Context: an optimization exercise on an open-source flow, tuned for small area. The choices shown serve that exercise and are no tape-out recipe.
Only simulation tests tie the RTL to the original design; equivalence was not proved.
Not every run is shown, and edits may drop behaviour that the tests do not exercise.
Power and IR drop assume default switching activity.

Fig. 1: run 1, port wiring
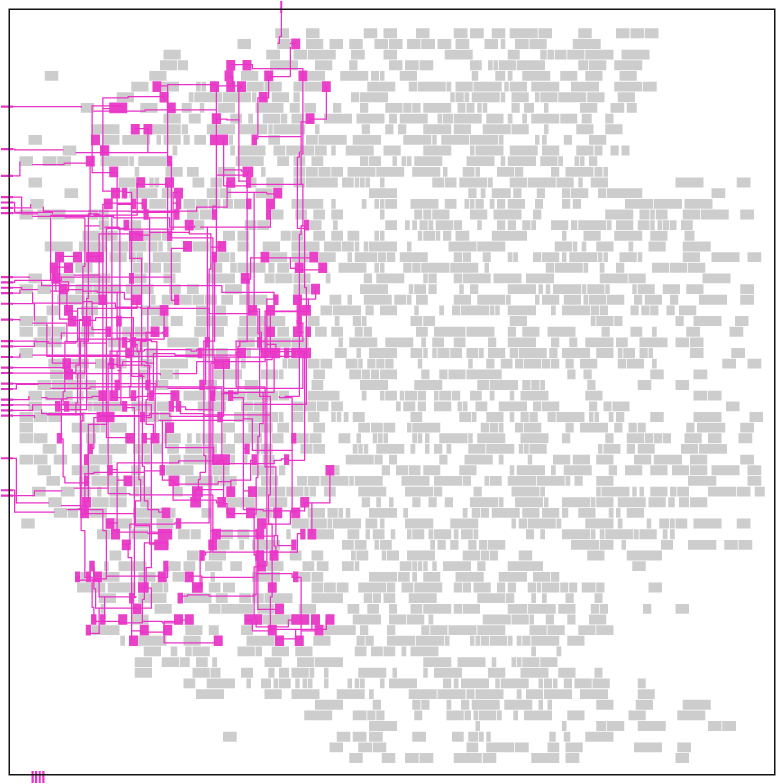
Fig. 2: run 1, clock network drawn from the DEF
Scale bar: 50 µm.
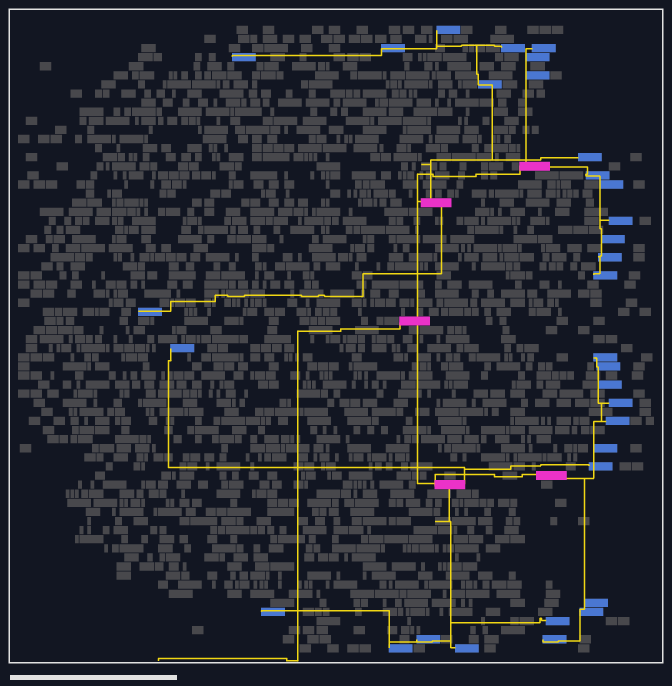
Fig. 3: run 1, routed metal, one color a layer
Only two layers are drawn.
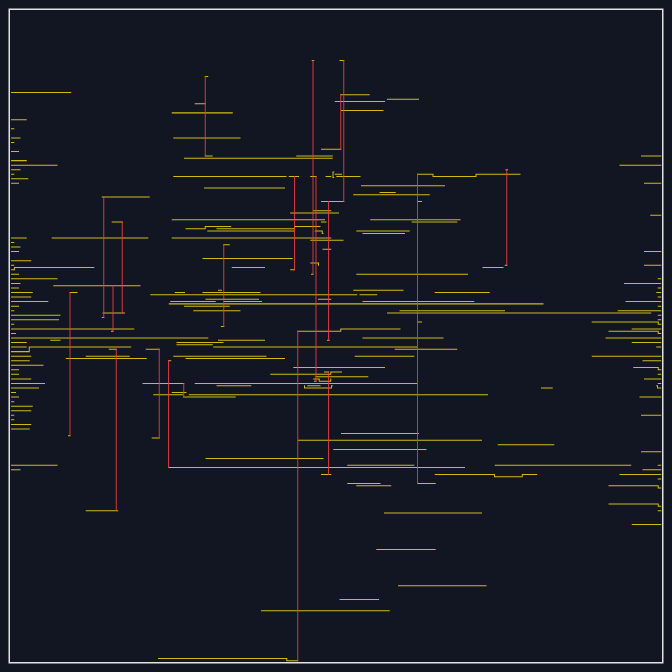
## design/flow/design.v

```verilog
`timescale 1ns / 1ps
module gemm(A,B,C,D,Cout,clk);
    input [31:0] A;
    input [31:0] B;
    input [31:0] C;
    input [31:0] D;  
    output [31:0] Cout;
    localparam integer alpha = 2;
    localparam integer beta = 1;
    input clk;
    reg [31:0] Cout;
    reg [7:0] A1 [0:1][0:1];
    reg [7:0] B1 [0:1][0:1];
    reg [7:0] C1 [0:1][0:1];
    reg [7:0] D1 [0:1][0:1];
    reg [7:0] Cout1 [0:1][0:1]; 
    integer i,j,k;
    integer m,n,o;
    always@ (posedge clk)
    begin
        {A1[0][0],A1[0][1],A1[1][0],A1[1][1]} = A;
        {B1[0][0],B1[0][1],B1[1][0],B1[1][1]} = B;
        {C1[0][0],C1[0][1],C1[1][0],C1[1][1]} = C;
        {D1[0][0],D1[0][1],D1[1][0],D1[1][1]} = D;
        i = 0;
        j = 0;
        k = 0;
        {Cout1[0][0],Cout1[0][1],Cout1[1][0],Cout1[1][1]} = 32'd0;  
        for(i=0;i < 2;i=i+1)
               for(j=0;j < 2;j=j+1)
                       for(k=0;k < 2;k=k+1)
                           Cout1[i][j] = Cout1[i][j] + ((A1[i][k] * B1[k][j] * alpha)+ (C1[i][k] * D1[k][j] * beta));      
        Cout = {Cout1[0][0],Cout1[0][1],Cout1[1][0],Cout1[1][1]};            
    end 
endmodule
```

## design/flow/run.sh

```bash
#!/bin/bash
# synth_recipe.tcl (not shown) runs the flow's synth.tcl, then flattens the netlist and writes it again
# the make line also repeats each setting of config.mk as NAME=value (left out here)
make -C /OpenROAD-flow-scripts/flow DESIGN_CONFIG=/design/flow/config.mk WORK_HOME=/design/flow/orfs CLKGATE_MAP_FILE= SYNTH_SCRIPT=/design/flow/synth_recipe.tcl finish
```

## design/flow/config.mk

```make
export PLATFORM = sky130hd
export DESIGN_NAME = gemm
export DESIGN_NICKNAME = gemm
export VERILOG_FILES = /design/flow/design.v
export SDC_FILE = /design/flow/constraint.sdc
export NUM_CORES = 4
export LEC_CHECK = 0
export CAP_MARGIN = 20
export CORE_MARGIN = 2
export CORE_UTILIZATION = 40
export SLEW_MARGIN = 20
```

## design/flow/constraint.sdc

```tcl
create_clock -name core_clock -period 10.0 [get_ports {clk}]
set_input_delay 2.0000 -clock core_clock [delete_from_list [all_inputs] [get_ports {clk}]]
set_output_delay 2.0000 -clock core_clock [all_outputs]
set_load 0.01 [all_outputs]
```

==> notes.md, run 1 <==
The flow ran to the end and the layout has no timing, DRC or antenna violations. The upper clock frequency limit is 0.109 GHz. The count of final max-slew check failures came out at 0. Walking the worst path, the cells encountered are clkdlybuf4s50_1 > nand2_1 > fa_1 > inv_1 > ha_1 > inv_1 > fa_1 > fa_1 > inv_1 > ha_1 > xor2_1 > fa_1 > inv_1 > fa_1 > fa_1 > inv_1 > fa_1 > fa_1 > inv_1 > ha_1 > a21oi_1 > xnor3_1 > xnor3_1. The buffering stage count on the worst path with inverters included came out at 7.

The fraction of standard cell area in multi-input logic came out at 0.772. The biggest area contributor in the post-synthesis netlist is fa_1. By area, the class that comes first in the final layout consists of multi-input combinational cells. Once layout is complete, the cells apart from fillers number 2170. The die boundary width is 195 µm.

The count of flip-flops with a built-in enable after synthesis came out at 0. The count of state elements after synthesis is 32. The leakage power of the design is 8.13 nW. TritonCTS built the clock tree. The hold buffer count at CTS is 0. The clock transition at the registers of the reported paths is 0.09 ns. The net switching fraction of the power is 0.446. Measured on the final layout, the clock distribution area share stands at 0.00910. Sorting the synthesized cells by how often they occur yields and2_1, ha_1, fa_1. The most common cell in the synthesized netlist is and2_1. The area enclosed by the die boundary came out at 0.0380 mm². In this run the number of cells on the critical path is 23. The largest individual stage delay along the critical path comes from the cell clkdlybuf4s50_1.

In this run the worst hold path is classified as input port to flop. The fraction of area in registers is 0.0382. The number of cells traversed by the worst hold path came out at 4. The area growth from synthesis to layout is 15.0%. The design has 32 sequential cells. The most instantiated flip-flop cell in the synthesis netlist is dfxtp_1. The tool flagged a number of max-cap violations equal to 0. The sum of overflow across all layers after global routing is 0. The site row count is 69. Synthesis produced 1580 cells.

After routing the design area is 0.0168 mm². Once detail routing completed, the nets flagged for antenna violations numbered 0. The power of the sequential group is 0.266 mW. The remaining design rule violation count is 0. The worst path in the final design needs a cycle of 9.19 ns, including I/O delays and setup. For the combinational group, total power comes out at 4.55 mW. The H-tree was split into 2 levels.

The first TritonRoute pass finished after 5 iterations. The congestion estimate from routability-driven global placement came to 0.868. The xor-xnor portion of the synthesized cell area is 0.161. Setup repair after global routing left no endpoint under its margin. By area, the combinational part of the netlist is dominated by adder cells.

Of the synthesized area, sequential elements account for 0.0439. The worst hold slack is 2.71 ns. The number of buffers between clock root and the deepest sink came out at 2. The share of post-route cells with drive strength above 1 is 0.0211.

The net count reported at finish came out at 2305. For hold timing, the worst endpoint is Cout[16]. The number of warning messages in the yosys log came out at 6.

The share of synthesized cell area in full adder, half adder and majority cells is 0.515. Setup slack on the critical path of the routed design comes to 0.810 ns. In this design, the largest share of critical-path delay is due to adder cells.

The first routing iteration left 598 violations. The number of antenna diodes in the final layout is 1. The worst endpoint required time is 10.20 ns.

Non-clock inverters in the final layout number 209. STA classifies the critical path startpoint as an input port. The wire length of the first global-routing pass is 67100 µm. The mux contribution to synthesized area came out at 0. The switching power came out at 2.23 mW. The synthesized-area fraction occupied by ao, oa, aoi and oai cells is 0.0220. The arrival time of the worst setup path is 9.39 ns. The CTS sink count came out at 32. The footprint of the flip-flops and latches is 641 µm². The actual transition at the worst max-transition pin is 0.813 ns. The largest driver fanout on the critical path came out at 10. The routed design uses 17700 µm of met2 wire. The number of flip-flops in the largest register is 32. The number of nets in the synthesized netlist came out at 2177. The library cells used most frequently in the layout, excluding fill and tap cells, are and2_1, ha_1, fa_1, inv_1, nand2_1.

The placed standard-cell area is 0.0166 mm². The number of global-route vias before repair came out at 11400. The multi-input gate count came out at 1288.

The post-layout total power came out at 5.00 mW. The critical path capture point is Cout[23]. The startpoint identified for the worst hold timing path is C[24].

The sum of negative setup slack is 0 ns. The total setup violations reported at the end of the flow is 0. Dividing the synthesized area by the synthesized cell count gives 9.23 µm².

Using the TritonRoute via totals, the vias-per-cell ratio works out to 4.93. After synthesis, the cell types taking the most area are fa_1, ha_1, and2_1, xnor2_1, inv_1. The global-route met3 utilization came out at 0.0406. For this block, wires on met1 add up to 21100 µm. The share of total power dissipated in combinational logic is 0.909. The library cell used most frequently in the layout, excluding fill and tap cells, is and2_1.

Buffers inserted during clock tree synthesis total 5. The count of clock buffers in the final design is 7. The power density normalized to cell area came out at 298 mW/mm². The part of the cycle the worst path needs is 0.919. The worst setup path is captured at a flop.

The area used by multi-input combinational logic came out at 0.0129 mm². The final number of hold-violating endpoints came to 0. The layer flagged by global routing as most heavily used is met1.

The tap cell instance count came out at 461. In this run the tightest slew margin relative to its limit is 0.456. The cell-internal power came out at 2.77 mW. The highest metal layer carrying signal wires in the routed design is met4. The fraction of synthesis flops using an asynchronous set or reset pin is 0. The portion of the layout cell area used by non-clock buffers came out at 0.0996. The class of the most critical setup path is input port to flop. The post-synthesis instance area came out at 0.0146 mm². The total setup buffers inserted after CTS came out at 0. The maximum vdd ir drop is 0.210 mV. The tree is rooted in a clkbuf_16.

The met1 layer usage reported by global route is 0.350. The initial antenna violation count came out at 2. The worst slack at placement came out at 0.441 ns. The wire-length estimate of the detail-placed layout is 35700 µm. The number of placed cells counting well taps is 2162. The die height is 195 µm. The count of buffers not belonging to the clock network in the layout is 172. The number of different library cells used by synthesis comes to 21. The largest part of the power goes to combinational cells.

The worst setup path startpoint is B[2]. The share of total power dissipated in sequential elements is 0.053. The utilization after layout came out at 0.469. The largest stage delay on the critical path is 0.76 ns. In this run the standard cell core region covers 0.0357 mm². The met2 usage in global routing came out at 0.350. The amount of wire on met3 after detailed routing came out at 3000 µm.

Of the post-synthesis cell area, the dominant cell type holds 0.302. By instance count, the cell type seen most on the critical path is fa_1. For this configuration, the core starts out at a cell density of 0.408. The post-cts gate resize count is 0. The maximum number of pins on one net before global-route repair is 17. The layout has 3509 filler cells. Of the total synthesized cell area, the portion taken by AND, OR, NAND and NOR gates is 0.190.
-- Fig. 1 (at the start) --
magenta -> `B`  # bits 32, direction input, edge 27 left, 4 bottom, 1 top, end cells 224, buffers 35, wire 5100 µm
count of port buffers added during placement: 152
I/O Pins: 161

-- Fig. 2 (at the start) --
yellow -> clock wires  # length 1200 µm
blue -> flip-flops  # count 32
magenta -> cells driving clock nets  # count 5
routed clock nets = 6
share of total power in the clock network: 0.038
Clk. pwr: 0.188 mW

-- Fig. 3 (at the start) --
yellow -> met3  # wire length 3000 µm
red -> met4  # wire length 782 µm
post-detailed-routing wire length: 42600 µm
overall track demand over capacity in global routing: 0.233
via count: 10700
Routed WL per cell: 19.6 µm

==> run 2: too many edits to list; what changed since run 1 <==
design/flow/design.v: 35 -> 1641 lines; modules unchanged: 0
  gemm: edited, 34 -> 1594 lines
  gemm_and2: new, 5 lines
  gemm_aoi: new, 5 lines
  gemm_fa: new, 6 lines
  gemm_ha: new, 6 lines
  gemm_inv: new, 5 lines
  gemm_nd: new, 5 lines
  gemm_or2: new, 5 lines
  gemm_x2: new, 5 lines
  gemm_xn2: new, 5 lines
==> module gemm_x2 as of run 2 <==
module gemm_x2(a, b, y);
    input a, b;
    output y;
    assign y = a ^ b;
endmodule
==> module gemm_inv as of run 2 <==
module gemm_inv(a, y);
    input a;
    output y;
    assign y = ~a;
endmodule
==> module gemm_fa as of run 2 <==
module gemm_fa(a, b, ci, s, co);
    input a, b, ci;
    output s, co;
    assign s = a ^ b ^ ci;
    assign co = (a & b) | (a & ci) | (b & ci);
endmodule
==> module gemm_ha as of run 2 <==
module gemm_ha(a, b, s, co);
    input a, b;
    output s, co;
    assign s = a ^ b;
    assign co = a & b;
endmodule
==> module gemm_aoi as of run 2 <==
module gemm_aoi(a1, a2, b1, b2, c1, c2, y);
    input a1, a2, b1, b2, c1, c2;
    output y;
    assign y = ~((a1 & a2) | (b1 & b2) | (c1 & c2));
endmodule
==> module gemm_nd as of run 2 <==
module gemm_nd(a, b, y);
    input a, b;
    output y;
    assign y = ~(a & b);
endmodule
==> module gemm_xn2 as of run 2 <==
module gemm_xn2(a, b, y);
    input a, b;
    output y;
    assign y = ~(a ^ b);
endmodule
==> module gemm_and2 as of run 2 <==
module gemm_and2(a, b, y);
    input a, b;
    output y;
    assign y = a & b;
endmodule
==> module gemm_or2 as of run 2 <==
module gemm_or2(a, b, y);
    input a, b;
    output y;
    assign y = a | b;
endmodule
==> design/flow/flow/run.sh (new file) <==
#!/bin/bash
# The standard layout, with the port buffers that global placement inserts made from the
# smallest buffer cell instead of the flow's default choice. Everything else is the standard flow's own flow.
set -euo pipefail
bash standard.sh "BUFFER_PORTS_ARGS=-buffer_cell sky130_fd_sc_hd__buf_1" finish > standard.log 2>&1
==> design/flow/standard.sh (new file) <==
#!/bin/bash
# synth_recipe.tcl (not shown) runs the flow's synth.tcl, then flattens the netlist and writes it again
# the make line also repeats each setting of config.mk as NAME=value (left out here)
make -C /OpenROAD-flow-scripts/flow DESIGN_CONFIG=/design/flow/config.mk WORK_HOME=/design/flow/orfs CLKGATE_MAP_FILE= SYNTH_SCRIPT=/design/flow/synth_recipe.tcl "${@:-finish}"
--- a/design/flow/config.mk
+++ b/design/flow/config.mk
@@ -10,2 +10,3 @@
 export CORE_UTILIZATION = 40
 export SLEW_MARGIN = 20
+export SYNTH_HIERARCHICAL = 1
removed: design/flow/run.sh
Fig. 4: run 2, M3 wires
Scale bar: 50 µm.
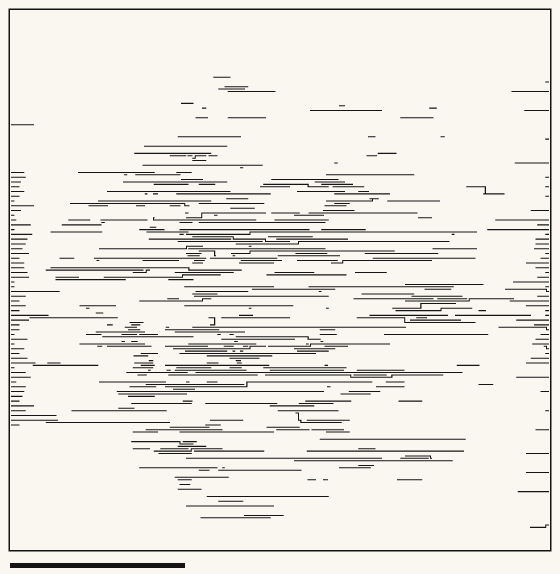
nets with wire on the layer = 298
share of all routed wire = 14%
wire length on this layer = 4620 µm
longest straight run = 75.9 µm
main direction = horizontal
post-detailed-routing wire length: 33400 µm
met3 demand-to-capacity share in global routing: 0.0716
via count: 8657

==> notes.md, run 2 <==
The distinct cell type count after synthesis is 10 (-52%). The amount of wire on met3 after detailed routing came to 4620 µm (+54%). The cell area after layout is 0.0102 mm² (-39%). The worst setup path is of the input port to flop kind. The maximum vdd ir drop came out at 0.200 mV (-4.9%). The area added between synthesis and finish is 12.9%. The number of I/O port buffers came out at 152 (unchanged). In this design, the largest share of critical-path delay is due to adder cells. The worst hold path belongs to the class input port to flop. The buffering stage count on the worst path with inverters included came out at 1 (-6). By count the netlist is led by a222oi_1, fa_1, xor2_1. The fraction of area in registers is 0.0629 (+0.0248). The post-layout total power is 3.02 mW (-40%). The flow ran to the end and the layout has no timing, DRC or antenna violations. The xor-xnor portion of the synthesized cell area came out at 0.144 (-0.0175). The die height came out at 154 µm (-21%). The largest share of the power goes to combinational cells.

TritonCTS built the clock tree. The number of buffers between clock root and the deepest sink came out at 2 (unchanged). The number of fill cells in the layout came to 2152 (-39%). The footprint of the flip-flops and latches came out at 641 µm² (unchanged). The worst slack at placement came to 2.68 ns (+2.24 ns). The wire length of the first global-routing pass is 51300 µm (-24%).

The die boundary width is 154 µm (-21%). The count of clock buffers in the final design was 6 (-1). The remaining antenna violation count is 0 (unchanged). The count of final max-slew check failures came out at 0 (unchanged). The logic gate share of total power is 0.872 (-0.037). The total setup buffers inserted after CTS is 0 (unchanged).

The count of flip-flops with a built-in enable after synthesis came to 0 (unchanged). The iteration count of the initial detailed-routing pass is 15 (+10). The post-detailed-route via-to-cell ratio is 6.78 (+37%). The final antenna diode count is 0 (-1). The upper clock frequency limit is 0.139 GHz (+28%). The power density normalized to cell area was 297 mW/mm² (-0.51%). The tightest slew margin relative to the limit is 0.381 (-0.0750).

The share of the synthesized area in the top cell type is 0.408 (+0.107). The sequential-to-total area share from yosys stat came out at 0.0710 (+0.0271). By instance count, the cell type seen most on the critical path is fa_1. The net count reported at finish is 1318 (-43%). The most common cell after layout, fill and taps aside is a222oi_1. The sum of overflow across all layers after global routing is 0 (unchanged). The combinational cell power came out at 2.63 mW (-42%).

For hold timing, the worst endpoint is Cout[16]. Setup repair after global routing left no endpoint under its margin. The critical path goes through buf_1 > ha_1 > a222oi_1 > fa_1 > fa_1 > or2_1 > fa_1 > fa_1 > fa_1 > fa_1 > or2_1 > xor2_1. The tap cell instance count is 280 (-39%). The met1 layer usage reported by global route is 0.379 (+0.0283).

The non-clock inverter total of the final layout came out at 56 (-73%). CTS placed an instance of clkbuf_16 at the clock tree root. The number of buffers created by CTS is 5 (unchanged). The remaining design rule violation count came out at 0 (unchanged). The clock-net power is 0.139 mW (-26%). The count of pins on the block boundary came out at 161 (unchanged).

The final setup slack of the worst path came out at 2.81 ns (+2.00 ns). Leaving out fill and tap cells, the most frequent cells in the layout are a222oi_1, fa_1, buf_1, xor2_1, nand2_1. The placed standard-cell area is 0.0100 mm² (-40%).

On the critical path, the stage with the largest delay is an instance of a222oi_1. The count of buffers not belonging to the clock network in the layout came out at 166 (-3.5%). The sequential share of power is 0.082 (+0.029). The power of the sequential group is 0.247 mW (-7%). The worst hold slack is 2.07 ns (-0.641 ns). In the post-synthesis netlist, the cell with the most instances is a222oi_1. The worst setup path is launched from an input port. The cell-internal power came out at 1.55 mW (-44%). The maximum number of pins on one net before global-route repair came out at 18 (+1).

The area enclosed by the die boundary is 0.0238 mm² (-37%). The area used by multi-input combinational logic is 0.00817 mm² (-37%). The layout sequential cell count came out at 32 (unchanged). The maximum level of the CTS H-tree is 2 (unchanged). The half-perimeter wire length after placement came out at 27300 µm (-23%).

Signal routing reaches up to met4. The share of synthesized cell area in full adder, half adder and majority cells came out at 0.420 (-0.0950). The number of non-filler instances in the completed layout is 1277 (-41%). The leakage power of the design came to 3.68 nW (-55%). The number of nets in the synthesized netlist came out at 1145 (-47%). The largest stage delay on the critical path is 0.82 ns (+0.06 ns). The initial standard-cell utilization of the core is 0.411 (+0.00250).

The most area-hungry cell type in the Yosys netlist is fa_1. The number of global-route vias before repair is 8642 (-24%). STA classifies the critical path endpoint as a flop. The switching power came out at 1.47 mW (-34%). The area of the placeable core came out at 0.0220 mm² (-39%). The critical path depth was 12 (-48%). The dominant combinational cell family by area after synthesis is adder cells.

The leading cell category by total area is multi-input combinational cells. The fraction of synthesis flops using an asynchronous set or reset pin came out at 0 (unchanged). The met2 usage in global routing came out at 0.452 (+0.102). The hold buffer count at CTS is 0 (unchanged). The fraction of area in clock buffers and inverters is 0.0132 (+0.00405). The share of post-route cells with drive strength above 1 came out at 0.0201 (-0.00102). The clock transition at the registers of the reported paths is 0.05 ns (-0.04 ns). The multi-input gate count is 736 (-43%).

The most instantiated flip-flop cell in the synthesis netlist is dfxtp_1. The minimum clock period came out at 7.19 ns (-2.00 ns). The number of flip-flops in the largest register is 32 (unchanged). The area fraction in and, or, nand and nor cells after synthesis came out at 0.0938 (-0.0959). The mux contribution to synthesized area came to 0 (unchanged). The actual transition at the worst max-transition pin is 0.929 ns (+0.115 ns). The utilization after layout was 0.464 (-0.00584). The worst endpoint required time is 10.15 ns (-0.05 ns).

The DRC violation total after the first TritonRoute iteration was 2521 (+320%). The critical path ends at Cout[15]. Yosys attributes the largest share of cell area to fa_1, a222oi_1, xor2_1, dfxtp_1, and2_1.

In this run the most used layer during global routing was met2. The fraction of standard cell area in multi-input logic came to 0.802 (+0.0307). The site row count is 54 (-22%).

The synthesized-area fraction occupied by ao, oa, aoi and oai cells came out at 0.249 (+0.227). The post-cts gate resize count came out at 0 (unchanged). The final number of hold-violating endpoints came out at 0 (unchanged). The routed length on met1 is 12800 µm (-39%).

The initial antenna violation count came out at 0 (-2). The clock group share of total power is 0.046 (+0.008). The number of placed cells counting well taps came out at 1270 (-41%). The net switching fraction of the power came out at 0.487 (+0.0411). The largest driver fanout on the critical path is 14 (+4). The arrival time of the worst setup path is 7.34 ns (-2.05 ns). The CTS sink count is 32 (unchanged). The average size of a mapped cell came out at 10.9 µm² (+19%). The detailed route wirelength on metal2 is 15100 µm (-15%). The total setup violations reported at the end of the flow is 0 (unchanged).

The post-synthesis instance area is 0.00902 mm² (-38%). The launch point of the worst hold path is D[0]. The max capacitance violation total came out at 0 (unchanged). The final RePlAce weighted congestion is 0.947 (+9.1%). The part of the cycle the worst path needs came out at 0.719 (-0.200). The synthesized netlist cell count is 824 (-48%). The number of warning messages in the yosys log is 7 (+1). The sum of negative setup slack is 0 ns (unchanged). The count of state elements after synthesis came out at 32 (unchanged). The number of cells traversed by the worst hold path is 4 (unchanged).

In this run the worst setup path begins at A[9]. The portion of the layout cell area used by non-clock buffers is 0.0664 (-0.0333).
Fig. 5: run 2, routed metal, one color a layer
Only two layers are drawn.
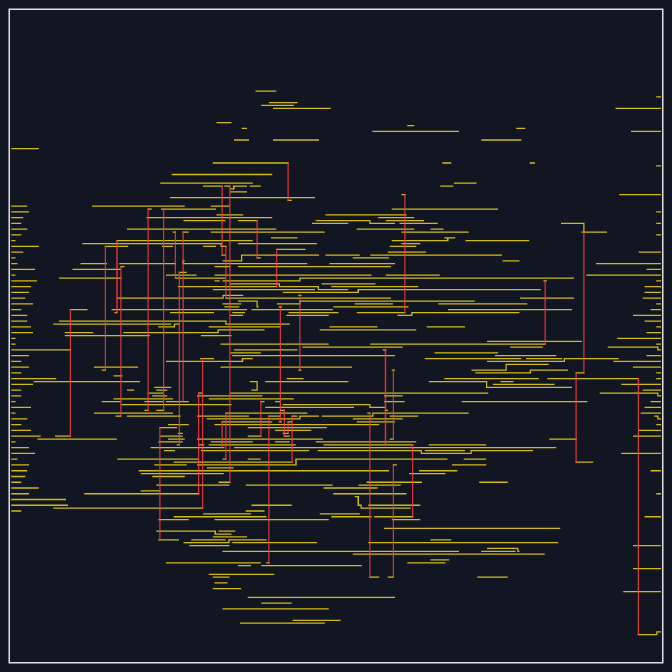
red -> met4  # wire length 913 µm
yellow -> met3  # wire length 4620 µm
Routed WL per cell: 26.1 µm
overall track demand over capacity in global routing: 0.282

==> run 3, diff against run 2 <==
==> design/flow/run.sh (new file) <==
#!/bin/bash
# synth_recipe.tcl (not shown) runs the flow's synth.tcl, then flattens the netlist and writes it again
# the make line also repeats each setting of config.mk as NAME=value (left out here)
make -C /OpenROAD-flow-scripts/flow DESIGN_CONFIG=/design/flow/config.mk WORK_HOME=/design/flow/orfs CLKGATE_MAP_FILE= SYNTH_SCRIPT=/design/flow/synth_recipe.tcl finish
removed: design/flow/flow/run.sh
removed: design/flow/standard.sh
Fig. 6: run 3, clock nets
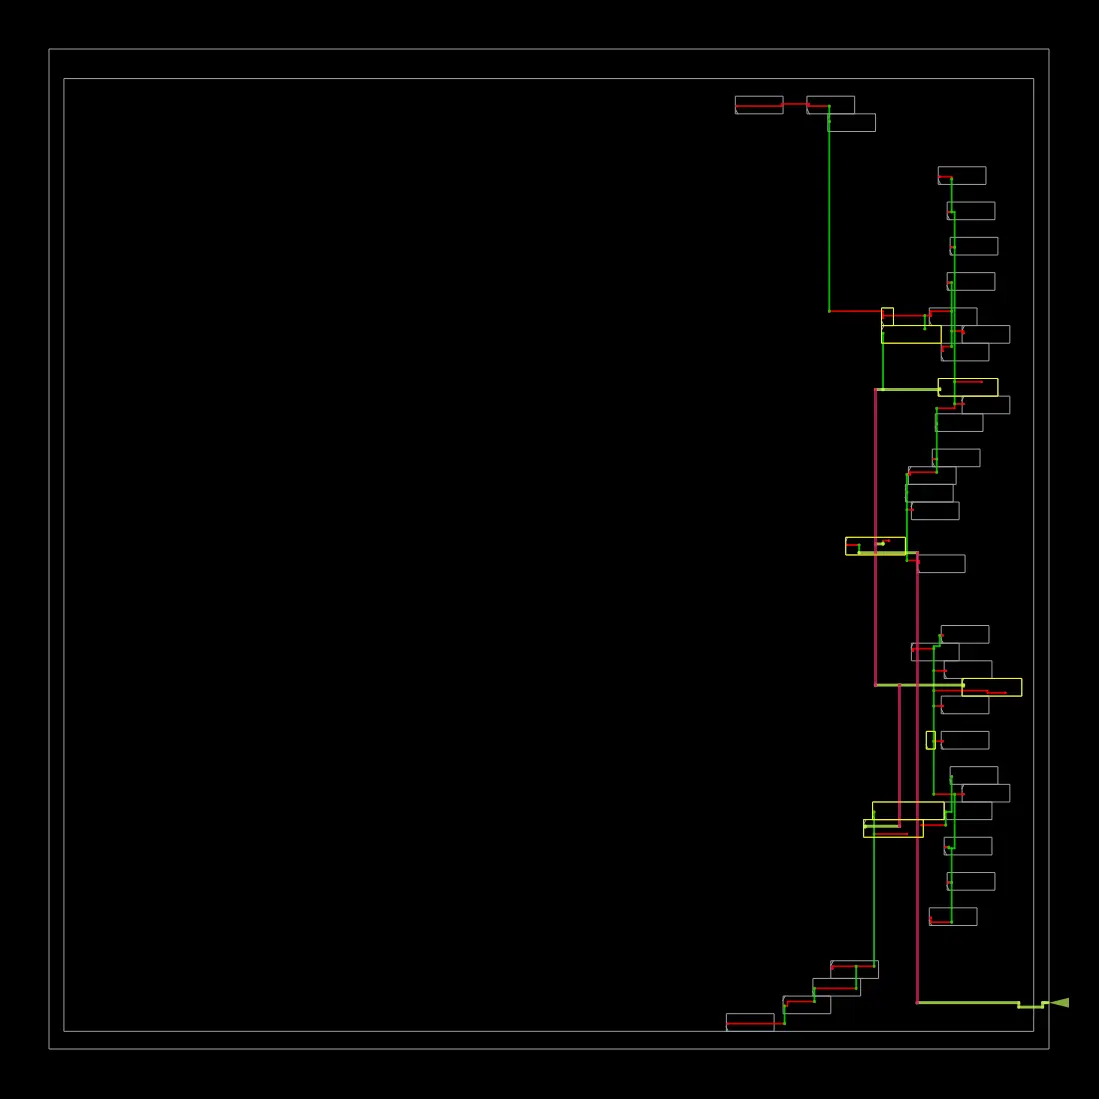
number of clock buffers in the layout: 6
CTS Buf Count: 5
Clk. pwr: 0.170 mW
clock net sink count: 32
sequential cell count: 32

==> notes.md, run 3 <==
The slowest stage of the critical path is the clkdlybuf4s50_1 cell. The number of buffers between clock root and the deepest sink is 2 (unchanged). The logic gate share of total power is 0.867 (-0.005).

The maximum number of pins on one net before global-route repair came to 18 (unchanged). The minimum clock period was 7.55 ns (+0.363 ns). The power density normalized to cell area was 283 mW/mm² (-4.5%). The wire length of the first global-routing pass is 53400 µm (+4.1%).

The part of the cycle the worst path needs came out at 0.755 (+0.0363). The actual transition at the worst max-transition pin is 0.784 ns (-0.145 ns). The worst slack at placement is 2.23 ns (-0.452 ns). The number of non-filler instances in the completed layout is 1273 (-0.31%).

The average size of a mapped cell came out at 10.9 µm² (unchanged). In this run the most critical hold path is launched from D[0]. The non-clock inverter total of the final layout is 56 (unchanged). The highest-utilization routing layer at the global route stage is met2. The number of fill cells in the layout came to 2059 (-4.3%). The synthesized-area fraction occupied by ao, oa, aoi and oai cells came to 0.249 (unchanged). The global-route met3 utilization is 0.0406 (-0.0310). The class of the most critical setup path is input port to flop. The hold buffer count at CTS came to 0 (unchanged). The total setup buffers inserted after CTS came out at 0 (unchanged).

The area used by multi-input combinational logic came out at 0.00817 mm² (unchanged). The area of the placeable core is 0.0220 mm² (unchanged). The fraction of area in clock buffers and inverters came out at 0.0147 (+0.00158).

The total wirelength of the detailed-routed design came out at 35100 µm (+5.1%). The share of post-route cells with drive strength above 1 came out at 0.0161 (-0.00395). The routed via count came out at 8734 (+0.89%). The total setup violations reported at the end of the flow is 0 (unchanged). The combinational cell power is 2.73 mW (+4%). The final antenna diode count was 0 (unchanged). The cell area after layout is 0.0111 mm² (+9.3%).

The DRC violation total after the first TritonRoute iteration came out at 2434 (-3.5%). The post-synthesis instance area came out at 0.00902 mm² (unchanged). The switching power came out at 1.48 mW (+0.45%).

The maximum vdd ir drop is 0.219 mV (+9.7%). The worst hold slack is 2.44 ns (+0.369 ns). The worst endpoint required time came to 10.16 ns (about the same).

The area enclosed by the die boundary came to 0.0238 mm² (unchanged). The net count reported at finish came out at 1313 (-0.38%). The upper clock frequency limit is 0.132 GHz (-4.8%). The detailed route wirelength on metal2 came out at 16100 µm (+6.5%).

The largest share of the power goes to combinational cells. TritonCTS built the clock tree. The tightest slew margin relative to the limit is 0.476 (+0.0947).

The xor-xnor portion of the synthesized cell area came out at 0.144 (unchanged). STA classifies the critical path endpoint as a flop. The sequential share of power came out at 0.079 (-0.003). The fraction of synthesis flops using an asynchronous set or reset pin was 0 (unchanged). The distinct cell type count after synthesis came to 10 (unchanged). The largest stage delay on the critical path is 0.82 ns (about the same). The met1 layer usage reported by global route is 0.414 (+0.0356). The most repeated cell in the gate-level netlist after synthesis is a222oi_1. The fraction of standard cell area in multi-input logic was 0.734 (-0.0681). After detailed routing, no signal wire sits above met4. The sum of negative setup slack came to 0 ns (unchanged). The fraction of area in registers is 0.0576 (-0.00534).

The initial antenna violation count came to 0 (unchanged). The sum of overflow across all layers after global routing is 0 (unchanged). The flow ran to the end and the layout has no timing, DRC or antenna violations.

The kind of start point of the critical path is an input port. The number of flip-flops in the largest register was 32 (unchanged). The critical path depth is 12 (unchanged). The root buffer cell is clkbuf_16.

The routed length on met1 is 13800 µm (+8.6%). The average routed wire per standard cell is 27.6 µm (+5.4%).
Fig. 7: run 3, clock network drawn from the DEF
Scale bar: 50 µm.
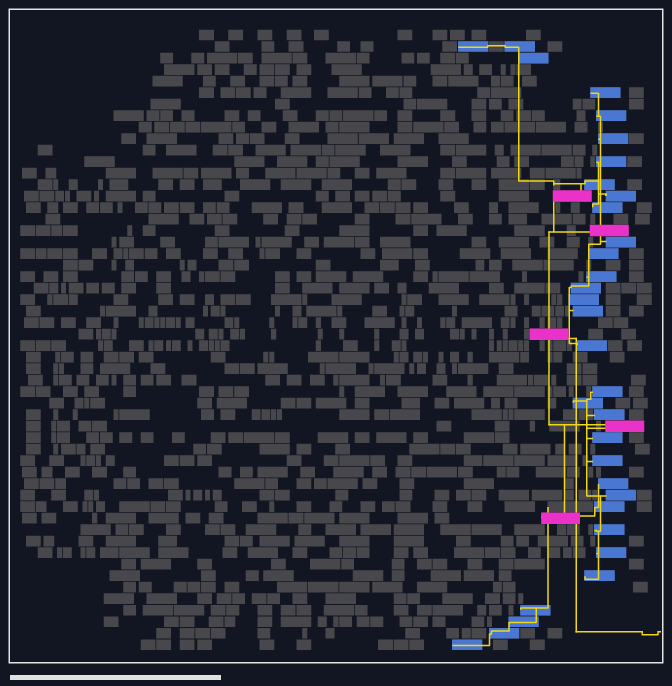
magenta -> cells driving clock nets  # count 5
blue -> flip-flops  # count 32
yellow -> clock wires  # length 525 µm
routed clock nets = 6
share of total power in the clock network: 0.054

==> run 4, diff against run 3 <==
==> design/flow/flow/run.sh (new file) <==
#!/bin/bash
# The standard layout (standard.sh) with two changes:
#  - the port buffers that global placement inserts use the smallest buffer cell;
#  - clock tree synthesis uses clkbuf_4 buffers and no dummy loads (32 flip-flops need no more).
# ORFS writes each step's full log under orfs/logs/; make's own output goes to standard.log.
set -euo pipefail
bash standard.sh \
  "BUFFER_PORTS_ARGS=-buffer_cell sky130_fd_sc_hd__buf_1" \
  "CTS_ARGS=-sink_clustering_enable -repair_clock_nets -dont_use_dummy_load -buf_list sky130_fd_sc_hd__clkbuf_4 -root_buf sky130_fd_sc_hd__clkbuf_4" \
  finish > standard.log 2>&1
==> design/flow/standard.sh (new file) <==
#!/bin/bash
# synth_recipe.tcl (not shown) runs the flow's synth.tcl, then flattens the netlist and writes it again
# the make line also repeats each setting of config.mk as NAME=value (left out here)
make -C /OpenROAD-flow-scripts/flow DESIGN_CONFIG=/design/flow/config.mk WORK_HOME=/design/flow/orfs CLKGATE_MAP_FILE= SYNTH_SCRIPT=/design/flow/synth_recipe.tcl "${@:-finish}"
removed: design/flow/run.sh
Fig. 8: run 4, M3 wires
Scale bar: 50 µm.
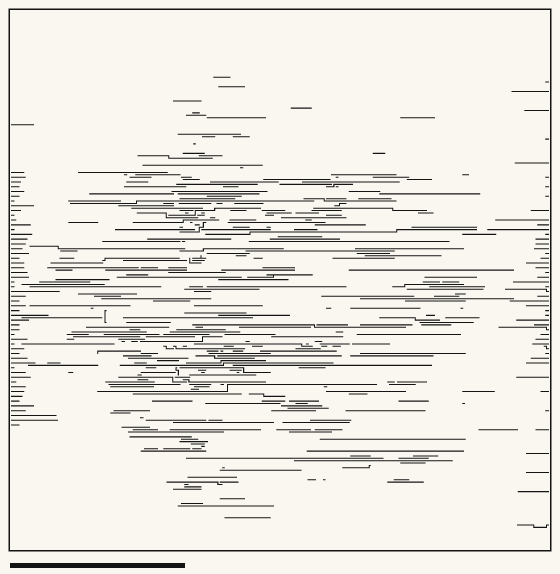
post-detailed-routing wire length: 33300 µm
via count: 8714

==> notes.md, run 4 <==
Routed signal wires occupy layers up through met4. The net count reported at finish is 1318 (+0.38%). The routed length on met1 is 12500 µm (-9.6%). The mux contribution to synthesized area is 0.

The largest part of the power goes to combinational cells. The number of buffers created by CTS is 5 (unchanged). The hold buffer count at CTS came out at 0 (unchanged). The fraction of standard cell area in multi-input logic is 0.810 (+0.0755). The fraction of area in registers came out at 0.0635 (+0.00592).

The fraction of synthesis flops using an asynchronous set or reset pin is 0 (unchanged). The actual transition at the worst max-transition pin came to 0.847 ns (+0.0632 ns). TritonCTS built the clock tree. The largest driver fanout on the critical path is 14. The combinational cell power came to 2.63 mW (-4%). The non-clock inverter total of the final layout came out at 56 (unchanged). The tightest slew margin relative to the limit is 0.435 (-0.0405). The clock group share of total power came out at 0.021 (-0.033). The largest stage delay on the critical path came to 0.59 ns (-0.23 ns). The sum of overflow across all layers after global routing came out at 0 (unchanged).

The area enclosed by the die boundary is 0.0238 mm² (unchanged). The worst endpoint required time is 10.22 ns (+0.06 ns). The synthesized-area fraction occupied by ao, oa, aoi and oai cells came out at 0.249 (unchanged). The global-route met3 utilization is 0.0614 (+0.0209). The minimum clock period is 7.04 ns (-0.510 ns).

The worst hold slack came out at 2.02 ns (-0.423 ns). The worst setup path is launched from an input port. In this run the most used layer during global routing was met2. In the post-synthesis netlist, the cell with the most instances is a222oi_1. The critical path depth was 12 (unchanged). The count of nets left with antenna violations once routing finished came out at 0. The cell sitting at the root of the clock tree is a clkbuf_4. The flow ran to the end and the layout has no timing, DRC or antenna violations.

The critical path is of the input port to flop type. The xor-xnor portion of the synthesized cell area came out at 0.144 (unchanged). The number of non-filler instances in the completed layout came to 1276 (+0.24%).

The worst slack at placement is 2.68 ns (+0.452 ns). The fraction of area in clock buffers and inverters was 0.00372 (-0.0110). The maximum number of pins on one net before global-route repair is 18 (unchanged).

The DRC violation total after the first TritonRoute iteration came out at 2525 (+3.7%). The part of the cycle the worst path needs came to 0.704 (-0.0510). The launch point of the worst hold path is D[0]. The post-synthesis instance area came out at 0.00902 mm² (unchanged). Routability-driven placement finished with a final weighted congestion of 0.947. The average size of a mapped cell came out at 10.9 µm² (unchanged).

The power density normalized to cell area came to 291 mW/mm² (+2.7%). The share of post-route cells with drive strength above 1 came out at 0.0191 (+0.00298). The maximum vdd ir drop came out at 0.200 mV (-8.9%). The CTS sink count is 32 (unchanged). In this run the horizontal extent of the chip is 154 µm. The distinct cell type count after synthesis came out at 10 (unchanged).

The upper clock frequency limit is 0.142 GHz (+7.2%). The total setup buffers inserted after CTS came out at 0 (unchanged). The area of the placeable core was 0.0220 mm² (unchanged). For this run, the detailed router's first-pass iteration total came to 12. The initial antenna violation count came to 1 (+1). The detailed route wirelength on metal2 is 15200 µm (-5.6%). The arrival time of the worst setup path is 7.26 ns.

The met1 layer usage reported by global route is 0.386 (-0.0281). The final antenna diode count is 1 (+1). The area used by multi-input combinational logic was 0.00817 mm² (unchanged).

The sequential share of power came out at 0.084 (+0.005). The cell area after layout is 0.0101 mm² (-9.3%). The layout sequential cell count came to 32 (unchanged). The total setup violations reported at the end of the flow came to 0 (unchanged). The average routed wire per standard cell is 26.1 µm (-5.4%). The worst setup path is captured at a flop. The number of flip-flops in the largest register is 32 (unchanged).
Fig. 9: run 4, clock nets
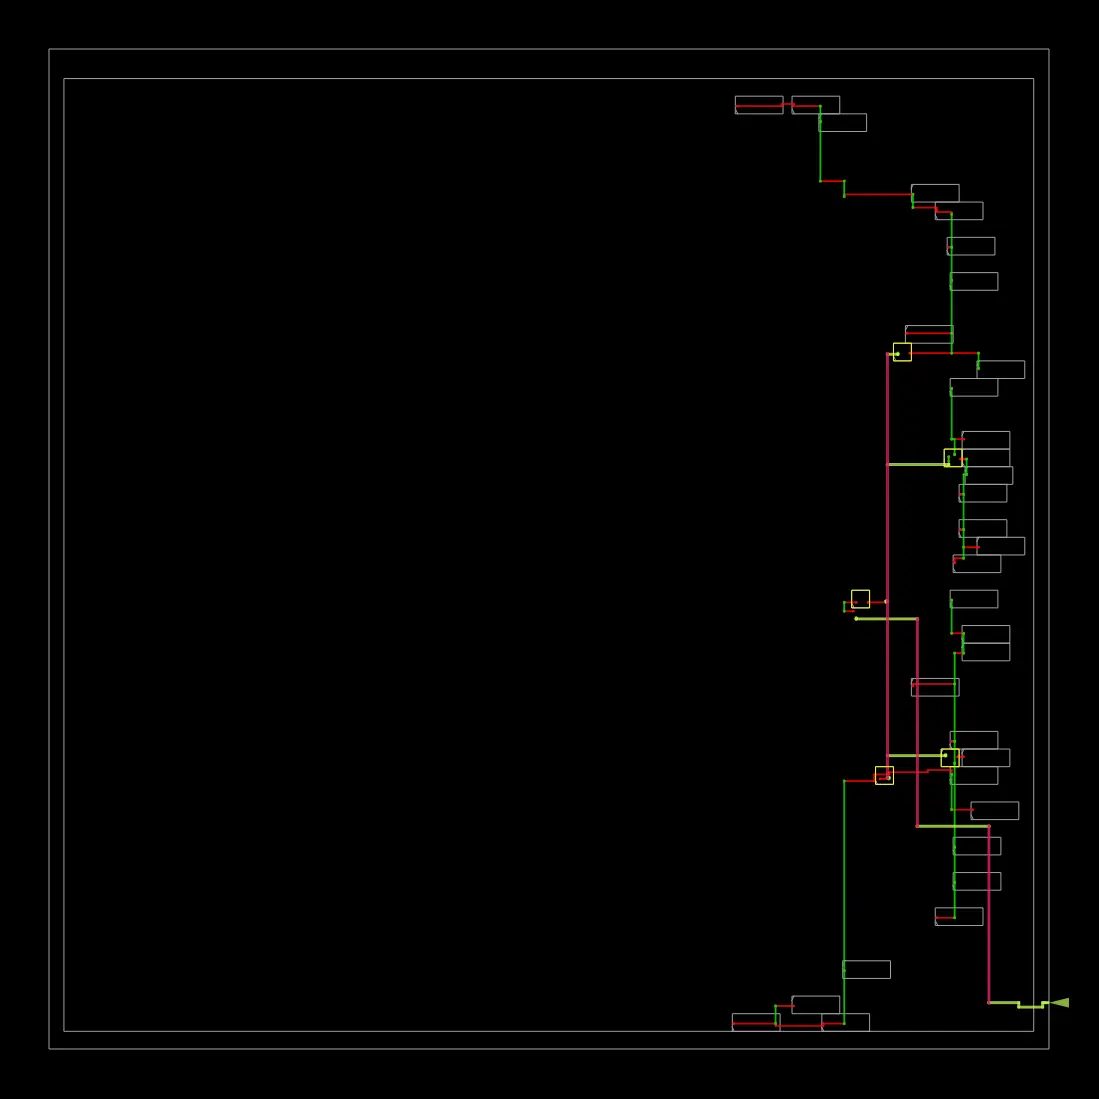
Clk. pwr: 0.0622 mW
number of clock buffers in the layout: 5

--- run 5: outline of the changes from run 4 ---
design/flow/design.v: 1641 -> 1636 lines; modules unchanged: 7
  gemm: edited, 1594 -> 1594 lines
  gemm_nr: new, 5 lines
  removed: gemm_and2, gemm_xn2
==> module gemm_nr as of run 5 <==
module gemm_nr(a, b, y);
    input a, b;
    output y;
    assign y = ~(a | b);
endmodule
--- a/design/flow/config.mk
+++ b/design/flow/config.mk
@@ -9,4 +9,6 @@
 export CORE_MARGIN = 2
 export CORE_UTILIZATION = 40
+export GPL_TIMING_DRIVEN = 0
+export PLACE_DENSITY = 0.5
 export SLEW_MARGIN = 20
 export SYNTH_HIERARCHICAL = 1
Fig. 10: run 5, routed metal, one color a layer
Only two layers are drawn.
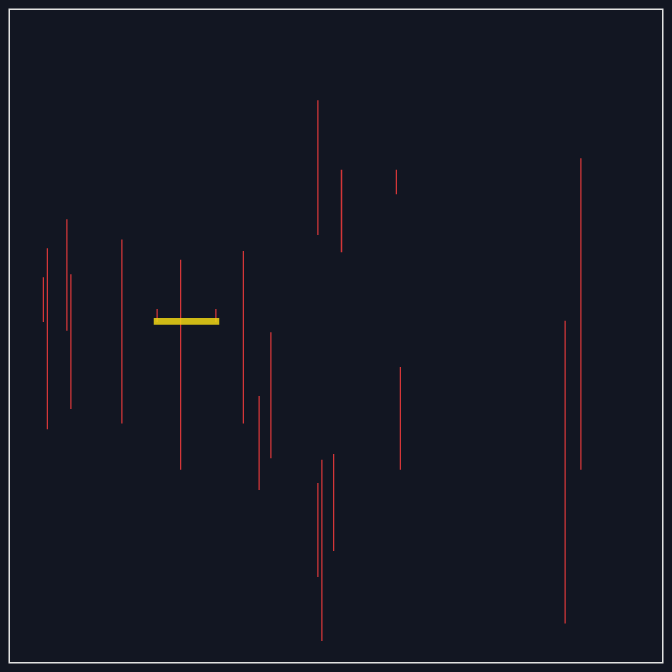
Routed WL per cell: 27.0 µm
post-detailed-routing wire length: 34100 µm
via count: 8426

==> notes.md, run 5 <==
The clock transition at the registers of the reported paths is 0.10 ns. The initial standard-cell utilization of the core came out at 0.406. The count of pins on the block boundary came out at 161.

The number of global-route vias before repair was 8146. The clock-net power is 0.0620 mW (about the same). The power density normalized to cell area is 261 mW/mm² (-10%). The maximum vdd ir drop came out at 0.177 mV (-11%). The iteration count of the initial detailed-routing pass is 12 (unchanged).

The dominant combinational cell family by area after synthesis is adder cells. The top cell types in the final layout, fill and taps aside, are a222oi_1, fa_1, xor2_1, buf_1, nand2_1. Of the total synthesized cell area, the portion taken by AND, OR, NAND and NOR gates is 0.0813. The initial antenna violation count is 2 (+1). The largest driver fanout on the critical path came out at 17 (+3). The most common cell type on the critical path is fa_1.

The area of the placeable core came out at 0.0218 mm² (-0.62%). The xor-xnor portion of the synthesized cell area was 0.154 (+0.0103). The type of element capturing the critical path is a flop. Of all power groups, the one with the highest power is combinational cells.

The mux contribution to synthesized area is 0 (unchanged). The number of cells traversed by the worst hold path is 3. For this design, the slowest cell found on the critical path is buf_1. The worst slack at placement came out at 2.47 ns (-0.213 ns). The launch point of the worst hold path is D[8]. The total setup buffers inserted after CTS is 0 (unchanged).

Traced cell by cell, the critical path runs through buf_1 > ha_1 > fa_1 > a222oi_1 > fa_1 > fa_1 > fa_1 > fa_1 > fa_1 > fa_1 > or2_1 > xor2_1. The tightest slew margin relative to the limit was 0.226 (-0.209). The met1 layer usage reported by global route is 0.407 (+0.0207).

The minimum clock period came out at 7.26 ns (+0.214 ns). The die height came out at 153 µm. The area added between synthesis and finish came out at 10.9%. The worst hold slack came to 2.00 ns (-0.0173 ns). The area used by multi-input combinational logic came out at 0.00803 mm² (-1.7%). The largest stage delay on the critical path came out at 0.70 ns (+0.11 ns). The cell-internal power is 1.25 mW. The number of buffers between clock root and the deepest sink came out at 2. Among cell families on the critical path, the largest total delay comes from adder cells.

In this run the power spent charging and discharging nets is 1.31 mW. The fraction of area in clock buffers and inverters is 0.00382 (+0.0000938). The count of flip-flops with a built-in enable after synthesis came out at 0.

The remaining antenna violation count is 0 (unchanged). The die boundary width is 153 µm (-0.81%). The amount of wire on met3 after detailed routing is 3570 µm. Measured on the finished design, the core utilization comes to 0.451. The clock group share of total power came out at 0.024 (+0.003).

The final RePlAce weighted congestion came out at 0.930 (-1.8%). The area enclosed by the die boundary came out at 0.0234 mm² (-1.6%). The combinational cell power came out at 2.26 mW (-14%).

In the final layout, flip-flops and latches occupy 641 µm². The detailed route wirelength on metal2 came out at 15500 µm (+2.3%). The critical path depth was 12 (unchanged). The logic gate share of total power came out at 0.882. The critical path starts at C[24]. The highest-utilization routing layer at the global route stage is met2. The worst endpoint required time came to 10.22 ns (about the same).

The biggest slice of the area belongs to multi-input combinational cells. The highest metal layer used by the detailed router is met5. The number of non-filler instances in the completed layout is 1263 (-1.0%). The number of buffers created by CTS came to 5 (unchanged).

The net count reported at finish came to 1305 (-0.99%). The max capacitance violation total came out at 0. The count of clock buffers in the final design came out at 5 (unchanged). The overall fraction of global-route tracks in use is 0.286. The fraction of synthesis flops using an asynchronous set or reset pin came out at 0 (unchanged). The count of state elements after synthesis came out at 32. The DRC violation total after the first TritonRoute iteration was 1692 (-33%).

Overall power consumption after layout is estimated at 2.56 mW. The routed length on met1 came out at 14400 µm (+15%). The portion of the layout cell area used by non-clock buffers is 0.0588. Following the worst setup path forward leads to its endpoint at Cout[23]. Among all flip-flop cells after synthesis, the most frequent one is dfxtp_1. Ranked by total cell area, the synthesized netlist is headed by fa_1, a222oi_1, xor2_1, dfxtp_1, nand2_1.

The layout sequential cell count is 32 (unchanged). The library cell used most frequently in the layout, excluding fill and tap cells, is a222oi_1. The maximum number of pins on one net before global-route repair is 18 (unchanged). The CTS sink count is 32 (unchanged). The share of post-route cells with drive strength above 1 came out at 0.00611 (-0.0130). The fraction of area in registers is 0.0651 (+0.00160). The actual transition at the worst max-transition pin was 1.16 ns (+0.310 ns). The number of flip-flops in the largest register is 32 (unchanged).

The distinct cell type count after synthesis is 9 (-1). The synthesized-area fraction occupied by ao, oa, aoi and oai cells came out at 0.244 (-0.00482). The fraction of standard cell area in multi-input logic came out at 0.817 (+0.00666). In this run the worst hold path is classified as input port to flop. Detailed placement finished with a half-perimeter wire length of 28600 µm. The non-clock inverter total of the final layout is 52 (-7.1%).

The run finished with no timing, DRC or antenna violations. The upper clock frequency limit is 0.138 GHz (-2.9%). The count of final max-slew check failures was 0. The sum of overflow across all layers after global routing came to 0 (unchanged). The share of synthesized cell area in full adder, half adder and majority cells came out at 0.427.

TritonCTS built the clock tree. The average size of a mapped cell came to 10.8 µm² (-1.7%). The post-cts gate resize count is 0. After filler insertion, the fill cell instance count of the layout stands at 2178. The hold buffer count at CTS came out at 0 (unchanged). Setup repair after global routing left no endpoint under its margin.

The root buffer cell chosen for the clock tree is clkbuf_4. The leakage power of the design came out at 3.34 nW. The final setup slack of the worst path is 2.74 ns. The final antenna diode count was 1 (unchanged). The class of the most critical setup path is input port to flop. The part of the cycle the worst path needs is 0.726 (+0.0214). The sequential share of power was 0.094 (+0.010). The cell area after layout came out at 0.00984 mm² (-2.5%). The total setup violations reported at the end of the flow is 0 (unchanged). The worst setup path is launched from an input port. In the post-synthesis netlist, the cell with the most instances is a222oi_1. The post-synthesis instance area came out at 0.00887 mm² (-1.7%). The arrival time of the worst setup path came to 7.48 ns (+0.22 ns).
Fig. 11: run 5, M3 wires
Scale bar: 50 µm.
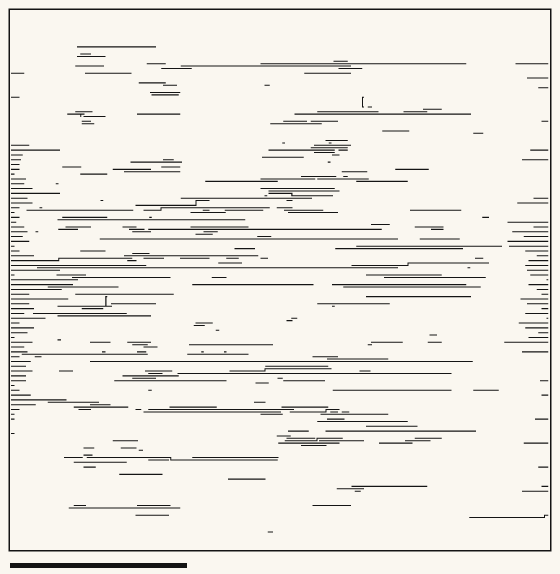
met3 demand-to-capacity share in global routing: 0.0505


==> layout pictures side by side <==
Clock network drawn from the DEF.
Scale bar: 50 µm.
(a)
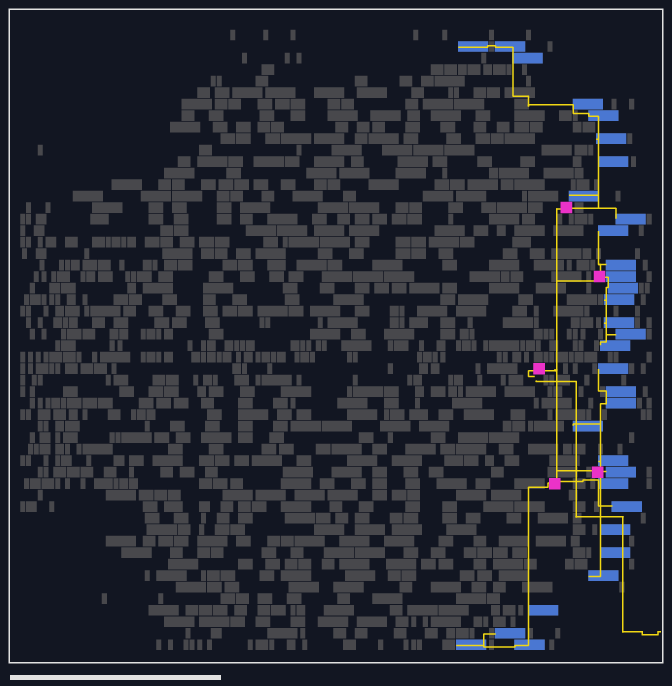
(b)
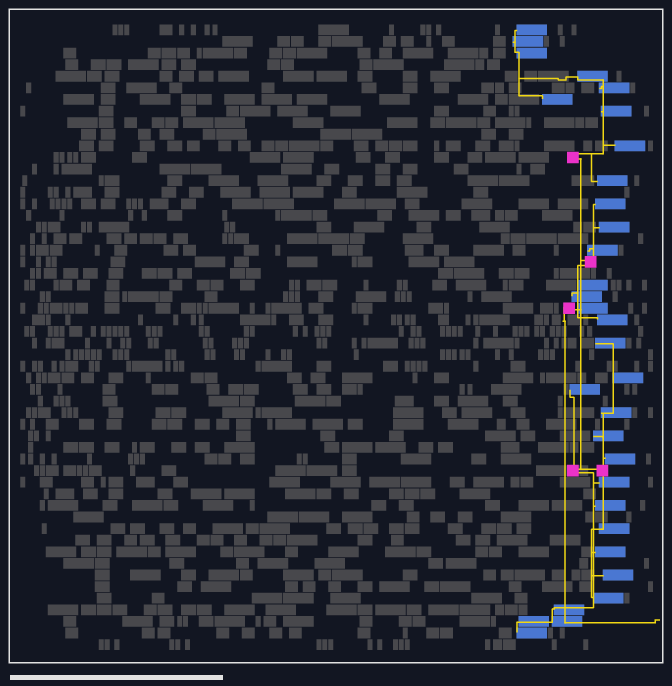
(b) is run 5.
(a) is run 4.

Key to (a):
magenta -> cells driving clock nets  # count 5
yellow -> clock wires  # length 466 µm
blue -> flip-flops  # count 32
routed clock nets = 6
flops lie = a vertical strip on the right

==> port drivers added, routing unchanged <==
In the flow no input, the clock included, has a driving cell. The finished layouts below were timed again as built, in two steps.
Step 1 (the two cells are an assumption about what drives the block):
set clk [get_ports {clk}]
set_driving_cell -lib_cell sky130_fd_sc_hd__clkbuf_16 $clk
set_driving_cell -lib_cell sky130_fd_sc_hd__buf_2 [delete_from_list [all_inputs] $clk]
Step 2 times the ports against the registers' clock, not the clock port: input delays grow and output delays shrink by t, the midpoint of the rising clock arrivals with the driver on.
Three values: ideal, step 1, step 2; two values: the first two.
run | t (ns) | setup slack, ns | slew at the worst register clock pin (ns) | pins driven straight from the clock port
run 1 | 0.357 | 0.810 / 0.814 / 0.457 | 0.09 / 0.09 | 1
run 2 | 0.305 | 2.809 / 2.817 / 2.512 | 0.05 / 0.05 | 1
run 3 | 0.313 | 2.445 / 2.460 / 2.147 | 0.05 / 0.05 | 1
run 4 | 0.356 | 2.956 / 2.959 / 2.603 | 0.10 / 0.10 | 1
run 5 | 0.348 | 2.742 / 2.746 / 2.398 | 0.10 / 0.10 | 1
After both steps setup and hold are still met in every run listed.
